From an optimization exercise on the open Yosys and OpenROAD flow, aimed at small area and a short achievable clock period; shortcuts taken in it are not production practice. At most, simulation tests tie the RTL to the original design; equivalence was not proved. The series may have gaps, and a smaller design here may also do less where the tests do not look. Function not checked in run 2: the RTL went through the layout flow alone.

File: run.sh
#!/bin/bash
# synth_recipe.tcl (not shown) runs the flow's synth.tcl, then flattens the netlist and writes it again
# the make line also repeats each setting of config.mk as NAME=value (left out here)
make -C /OpenROAD-flow-scripts/flow DESIGN_CONFIG=/design/flow/config.mk WORK_HOME=/design/flow/orfs CLKGATE_MAP_FILE= SYNTH_SCRIPT=/design/flow/synth_recipe.tcl finish
File: config.mk
export PLATFORM = sky130hd
export DESIGN_NAME = notch_filter_q15
export DESIGN_NICKNAME = notch_filter_q15
export VERILOG_FILES = /design/flow/design.v
export SDC_FILE = /design/flow/constraint.sdc
export NUM_CORES = 4
export LEC_CHECK = 0
export CAP_MARGIN = 20
export CORE_MARGIN = 2
export CORE_UTILIZATION = 40
export SLEW_MARGIN = 20
File: constraint.sdc
create_clock -name core_clock -period 20.5 [get_ports {clk}]
set_input_delay 4.1000 -clock core_clock [delete_from_list [all_inputs] [get_ports {clk}]]
set_output_delay 4.1000 -clock core_clock [all_outputs]
set_load 0.01 [all_outputs]
File: design.v
module notch_filter_q15 (
    input logic clk,
    input logic reset,
    input logic signed [15:0] x_in,      
    output logic signed [15:0] y_out,    
    input logic signed [15:0] b0,
    input logic signed [15:0] b1,
    input logic signed [15:0] b2,
    input logic signed [15:0] a1,
    input logic signed [15:0] a2
);
    logic signed [31:0] w1, w2;
    logic signed [31:0] w0;
    logic signed [31:0] fb, ff;
    always_ff @(posedge clk or posedge reset) begin
        if (reset) begin
            w1 <= 0;
            w2 <= 0;
            y_out <= 0;
        end else begin
            fb = x_in <<< 15;  
            fb = fb - ((a1 * w1) >>> 15);
            fb = fb - ((a2 * w2) >>> 15);
            w0 = fb;
            ff = (b0 * w0) >>> 15;
            ff = ff + ((b1 * w1) >>> 15);
            ff = ff + ((b2 * w2) >>> 15);
            w2 <= w1;
            w1 <= w0;
            y_out <= ff[30:15];   
        end
    end
endmodule
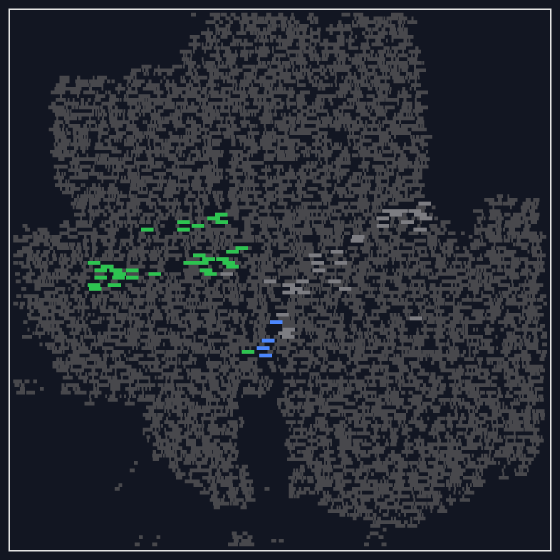
Figure 1: run 1, sequential cells grouped by signal name.
Other sequential cells in the stronger gray, the rest of the logic in the fainter gray.
- green: w1 (placed flops 32)
- blue: y_out (placed flops 4)
- not colored: 32
fin util: 43.2%

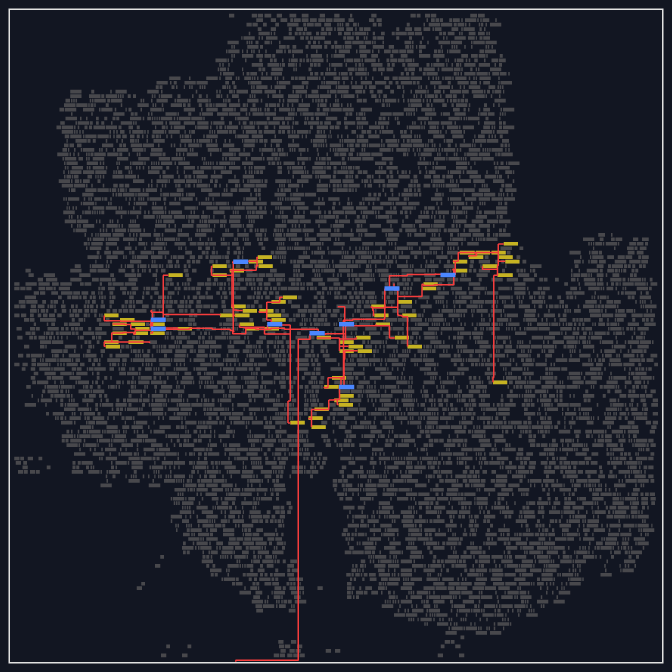
Figure 2: run 1, clock distribution.
- red: clock wires (length 1480 um)
- yellow: flip-flops (count 68)
- blue: cells driving clock nets (count 9)
- routed clock nets: 10
clk_skew: 0.0114 ns

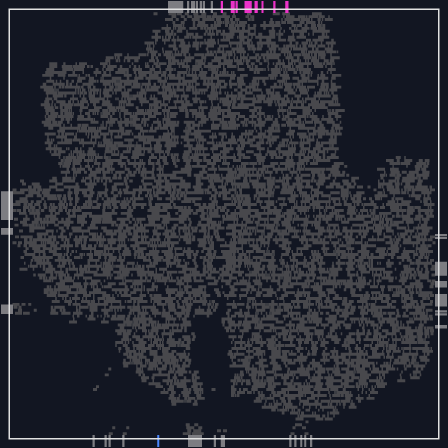
Figure 3: run 1, pin map.
Pins as bars across the die edge, other pins in gray.
- blue: clk (pins 1; direction input; edge south)
- magenta: b1 (pins 16; direction input; edge north)
- all pins by edge: 32 north, 29 west, 27 east, 26 south

==> impl_metrics.csv, run 1 <==
group,metric,value,unit
critical_path,r2r_setup_slack,4.02,ns
route,firstDrtPassIters,7,
yosys,postSynthCellCount,7027,
yosys,synth_cell_types,67,
yosys,syn_nets,9178,
timing,tightest_slew,1.05,ns
critical_path,setup.worst_path.class,"primary input to register",
yosys,synthFlopType,"dfrtp_1",
critical_path,cpMostUsedCell,"fa_1",
global_routing,antenna_found_initial,11,
placement,place_ws,-0.0476,ns
critical_path,slowest_delay,0.59,ns
yosys,synth_area_leader_cell,"fa_1",
job,max_cap_viol_count,0,
placement,place.port_buffers,113,
timing,slew_headroom,30.2,%
hold_path,hold_path_class,"register to register",
clocking,cts_tree,"done",
placement,gp_congestion,0.880,
yosys,yosysWarnings,1,
route,wl_per_cell,18.6,um
critical_path,critPathLaunchType,"primary input",
clocking,cts_sinks,68,
critical_path,regToRegStartpoint,"w2[7]$_DFF_PP0_",
route,wl,169000,um
route,vias,45000,
placement,dp_hpwl,131000,um
run_status,status,"no timing/DRC/antenna violations",
critical_path,startpoint,"a1[3]",
yosys,syn_area,61600,um2
floorplan,core-area,154000,um2
timing,holdWs,0.613,ns
finish,drive_gt1_share,4.50,%
global_routing,grt_pass1_vias,49400,
finish,syn2layout_area_growth,7.73,%
floorplan,initial_core_util,40.1,%
critical_path,crit_required,20.76,ns
critical_path,crit_path_end_kind,"register",
yosys,synth.most_common_cell,"inv_1",
global_routing,grt_pass1_wl,276000,um
yosys,synth-seq-cells,68,
route,first_iter_violations,2822,
route,drc,0,
clocking,root_buffer,"clkbuf_16",
yosys,synth_commonest_cells,"inv_1, fa_1, nand2_1",
clocking,clkTransAtPathRegs,0.06,ns
yosys,async_reset_ff_share,100,%
global_routing,grt_use_total,22.5,%
timing,period_share,96.1,%
clocking,hold_buffers,0,
clocking,cts_buffers,9,
yosys,netlist_top_cells_area,"fa_1, inv_1, ha_1",
route,avgViaCountPerCell,4.94,
clocking,clock_latency,0.36,ns
yosys,synth_top_area_share,50.3,%
yosys,synth-edff-count,0,
## run 1: sequential cells by signal (all words and copies together), names as in the netlist
name	cells
w2	32
y_out	4
w1	32
## run 1: logic make-up after synthesis
family	synth area share, %
buffers and inverters	13.7
and+or+nand+nor	16.3
adders and majority gates	60.6
AOI/OAI and AO/OA	2.88
xor gates and xnor gates	3.72
DFF	2.76
muxes	0.0162
## run 1: through the flow
step                      instance area (um2)  utilization, %  cells  TNS (ns)
after floorplan                         61600               -   7027         0
after global placement                  65900            42.9   9073         0
after detailed placement                65900            42.9   9073   -0.0476
after CTS                               66200            43.1   9089         0
after global routing                    66400            43.2   9090   -0.0146
final                                   66400            43.2   9092         0
## run 1: cell type report
cell class	count	area, um2
diodes	2	5.00
repair buffers	365	3140
multi-input cells	4717	51600
clock buffers	13	280
inverters	1880	7060
clock inverters	3	42.5
well taps	2044	2560
fillers	15200	87100
flip-flops and latches	68	1710
## run 1: critical path: cells and delay by family
| kind | cells | cell delay (ns) |
|---|---|---|
| AOI/OAI and AO/OA | 15 | 2.87 |
| and+or+nand+nor | 9 | 1.10 |
| xor gates and xnor gates | 13 | 2.76 |
| buffers and inverters | 9 | 1.48 |
| adders and majority gates | 16 | 7.60 |
## run 1: worst min path at each step
stage / slack, ns / end / cells after the start / start
6_report: 0.61 / w2[29]$_DFF_PP0_ / 1 / w1[29]$_DFF_PP0_
3_3_place_gp: 0.61 / w2[29]$_DFF_PP0_ / 1 / w1[29]$_DFF_PP0_
4_1_cts: 0.60 / w2[29]$_DFF_PP0_ / 1 / w1[29]$_DFF_PP0_
5_1_grt: 0.64 / w2[29]$_DFF_PP0_ / 1 / w1[29]$_DFF_PP0_
2_1_floorplan: 0.35 / w2[18]$_DFF_PP0_ / 0 / w1[18]$_DFF_PP0_
3_5_place_dp: 0.58 / w2[29]$_DFF_PP0_ / 1 / w1[29]$_DFF_PP0_
## run 1: what timing repair did
action / CTS / global route
resized for setup: 0 / 49
buffers inserted: 0 / 1
endpoints found under the setup margin: 0 / 4
## run 1: placed cells by master (no fill, tap or decap), types with 12 or more instances in the layout
cell type	Yosys	routed
nand3_1	17	17
xor2_1	73	70
a21oi_1	81	74
nand2_1	1225	1225
nand2b_1	69	69
clkdlybuf4s50_1	0	98
inv_1	1880	1879
and2_1	659	659
a21o_1	58	58
dlymetal6s2s_1	0	12
and3_1	16	16
o21ai_0	38	37
dfrtp_1	68	64
xnor2_1	178	175
nor2_1	84	83
buf_4	12	240
nor2b_1	19	19
fa_1	1548	1546
ha_1	505	505
nor3_1	21	21
## run 1: per-layer routing
metal | vias to the layer above | global-route usage [%] | wire [um]
met4 | 0 | 5.59 | 4260
li1 | 19900 | - | -
met3 | 223 | 1.98 | 9870
met1 | 23500 | 30.5 | 71000
met5 | - | 0 | 0
met2 | 1331 | 38.7 | 84200
Figure 4. Clock tree after CTS (run 1).
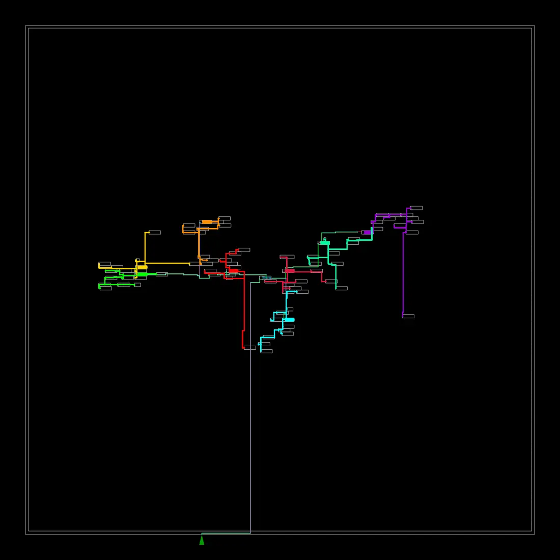

## Run 2: large edit since run 1, in outline
design.v: 33 -> 14708 lines; modules unchanged: 0
  notch_filter_q15: edited, 33 -> 14708 lines
--- a/config.mk
+++ b/config.mk
@@ -6,4 +6,5 @@
 export NUM_CORES = 4
 export LEC_CHECK = 0
+export ABC_AREA = 1
 export CAP_MARGIN = 20
 export CORE_MARGIN = 2
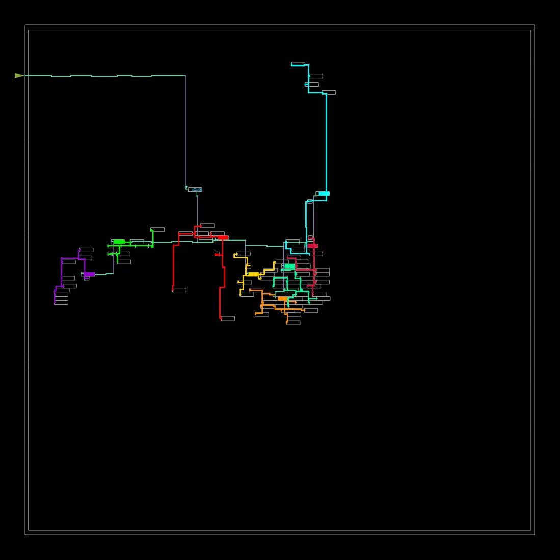
Figure 5: run 2, clock tree after CTS.
Clock Tree Root: clkbuf_16
clock sink count: 68
H-tree depth: 3
CTS Buf Count: 9

==> run 2 against run 1 <==
Non-clock buffer count is 122 lower. Worst setup slack improved by 1.3 ns. Critical path type unchanged. Clock skew is 0.0036 ns higher. Still clean. Critical endpoint is now yq[3]$_DFF_PP0_.
==> impl_metrics.csv, run 2 <==
group,metric,value,unit
global_routing,grt_pass1_vias,41600,
yosys,async_reset_ff_share,100,%
job,max_cap_viol_count,0,
finish,stdcell_area,48600,um2
timing,holdWs,0.385,ns
route,avgViaCountPerCell,5.80,
floorplan,initial_core_util,40.3,%
critical_path,crit_required,20.77,ns
critical_path,slowest_stage,"fa_1",
yosys,yosysSeqAreaShare,3.70,%
timing,period_share,89.8,%
finish,syn2layout_area_growth,5.54,%
yosys,syn_nets,6814,
placement,place_area,48300,um2
route,antenna_left,0,
route,vias,41000,
yosys,syn_area,46000,um2
timing,slew_headroom,24.9,%
route,first_iter_violations,4268,
finish,final_cell_mix,"inv_1, xor2_1, o22ai_1",
floorplan,fp.dieH,343,um
finish,final_nets,6627,
floorplan,io_pins,114,
clocking,clkTransAtPathRegs,0.07,ns
clocking,cts_resized,0,
hold_path,hold_path_class,"register to register",
yosys,synth_top_area_share,33.5,%
critical_path,critPathMaxFanout,22,
timing,fin_setup_tns,0,ns
floorplan,num_rows,124,
placement,place_ws,1.74,ns
timing,tightest_slew,1.12,ns
global_routing,overflow,0,
yosys,synth-seq-cells,68,
timing,clock_skew,0.0150,ns
critical_path,cpMostUsedCell,"fa_1",
placement,place.port_buffers,113,
yosys,synth_cell_types,56,
clocking,cts_tree,"done",
critical_path,cp.arrival,18.68,ns
finish,stdcell_count,7078,
placement,dp_hpwl,117000,um
clocking,clock_latency,0.37,ns
critical_path,crit_path_end_kind,"register",
timing,slew_viol_final,0,
global_routing,grt_max_degree,69,
timing,rsz0062_at_grt,"no",
yosys,synth-edff-count,0,
timing,setup_viol,0,
route,drc,0,
clocking,cts_buffer_depth,2,
yosys,yosysWarnings,1,
floorplan,fp.dieArea,118000,um2
yosys,synthFlopType,"dfrtp_1",
yosys,netlist_top_cells_area,"fa_1, xor2_1, o22ai_1",
global_routing,grt_use_total,26.9,%
yosys,synth.most_common_cell,"inv_1",
yosys,syn_area_per_cell,8.02,um2
timing,fmax,54.3,MHz
critical_path,setup.worst_path.class,"primary input to register",
timing,fin_ws,2.09,ns
timing,timing_hold_violations_final,0,
finish,top_regs,"w1: 32 flops, w2: 32 flops, yq: 4 flops",
yosys,synth_commonest_cells,"inv_1, xor2_1, o22ai_1",
route,wl_per_cell,22.4,um
route,wl,158000,um
finish,layout_commonest_cell,"inv_1",
route,firstDrtPassIters,5,
global_routing,grt_pass1_wl,247000,um
critical_path,critPathLaunchType,"primary input",
placement,gp_congestion,0.935,
clocking,hold_buffers,0,
critical_path,slowest_delay,1.12,ns
global_routing,antenna_found_initial,8,
timing,finalCriticalPeriod,18.41,ns
finish,drive_gt1_share,4.33,%
floorplan,core-area,114000,um2
placement,dp.cells,7059,
run_status,status,"no timing/DRC/antenna violations",
clocking,cts_post_setup_buffers_inserted,0,
yosys,postSynthCellCount,5745,
yosys,synth_area_leader_cell,"fa_1",
floorplan,die_w,343,um
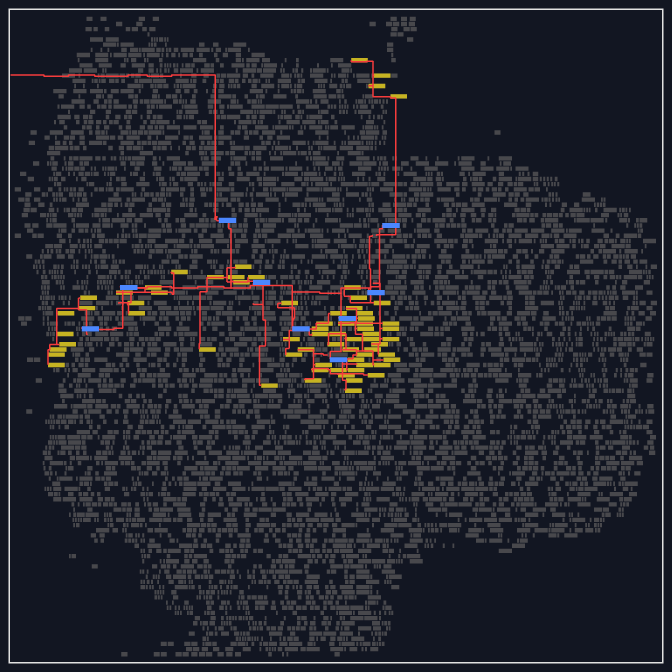
Figure 6: run 2, clock distribution.
- red: clock wires (length 1370 um)
- yellow: flip-flops (count 68)
- blue: cells driving clock nets (count 9)
- flops lie: center

==> run 2: path summary, 6_finish.rpt <==
path	startpoint	to	cells past startpoint	slack (ns)
worst min register to register	w1[9]$_DFF_PP0_	w2[9]$_DFF_PP0_	0	0.38
worst max register to register	w1[10]$_DFF_PP0_	yq[3]$_DFF_PP0_	64	6.44
max in group asynchronous	reset	w1[23]$_DFF_PP0_	3	15.53
worst min-delay path	w1[9]$_DFF_PP0_	w2[9]$_DFF_PP0_	0	0.38
min in group asynchronous	reset	yq[0]$_DFF_PP0_	3	4.29
worst max-delay path	a1[9]	yq[3]$_DFF_PP0_	68	2.09
==> run 2: critical path, delay by kind of cell <==
kind,cells,cell delay (ns)
simple gates,22,1.91
fa+ha+maj,20,8.82
compound gates,7,1.01
buf+inv,16,2.26
xor+xnor,3,0.54
==> run 2: cell type report <==
| type | instances | area, um2 |
|---|---|---|
| Sequential cell | 68 | 1700 |
| Multi-Input combinational cell | 4200 | 38700 |
| Clock inverter | 7 | 81.3 |
| Timing Repair Buffer | 243 | 2110 |
| Antenna cell | 3 | 7.51 |
| Tap cell | 1512 | 1890 |
| Fill cell | 11600 | 65600 |
| Clock buffer | 9 | 225 |
| Inverter | 1036 | 3890 |
==> run 2: logic make-up after synthesis <==
group,synth area share [%]
AO/OA/AOI/OAI,16.4
XOR/XNOR,19.6
adder cells (fa/ha/maj),39.0
buffers and inverters,12.3
flip-flops,3.70
multiplexers,0.0217
AND/OR/NAND/NOR,8.99
==> run 2: routing by layer <==
layer | vias to the layer above | track usage (%) | share of wire (%)
li1 | 18200 | - | -
met1 | 20200 | 36.9 | 41
met2 | 2247 | 41.3 | 44
met3 | 378 | 6.63 | 11
met4 | 6 | 9.02 | 3.6
met5 | - | 0 | 0.018
==> run 2: metrics by stage <==
stage	utilization (%)
6_report	42.6
2_1_floorplan	-
4_1_cts	42.6
5_1_grt	42.6
3_3_place_gp	42.3
3_5_place_dp	42.3

[port drivers added, routing unchanged]
How much do the figures lean on ideal ports? The routed layouts below were timed once more, with nothing changed but the port constraints.
Step 1 assumes that a clkbuf_16 drives the clock port and a buf_2 every other input.
Step 2 adds t to the input delays and takes it off the output delays; t is the mean of the earliest and latest rising clock arrival at the registers after step 1. Input paths then give back, and output paths get back, about the clock's delay inside the block.
a / b / c = ideal ports / drivers / drivers and shift; a / b = the first two.
| run | shift t [ns] | setup slack, ns | worst setup path after step 2 | latest minus earliest clock arrival (ns) | pins driven straight from the clock port |
|---|---|---|---|---|---|
| run 1 | 0.412 | 0.801 / 0.833 / 0.421 | input to register | 0.012 / 0.012 | 1 |
| run 2 | 0.420 | 2.091 / 2.126 / 1.706 | input to register | 0.015 / 0.015 | 1 |
After both steps every run listed still meets setup and hold. The setup slack of run 2, which loses most, moves by +0.035 ns with the drivers and by -0.385 ns with both steps.
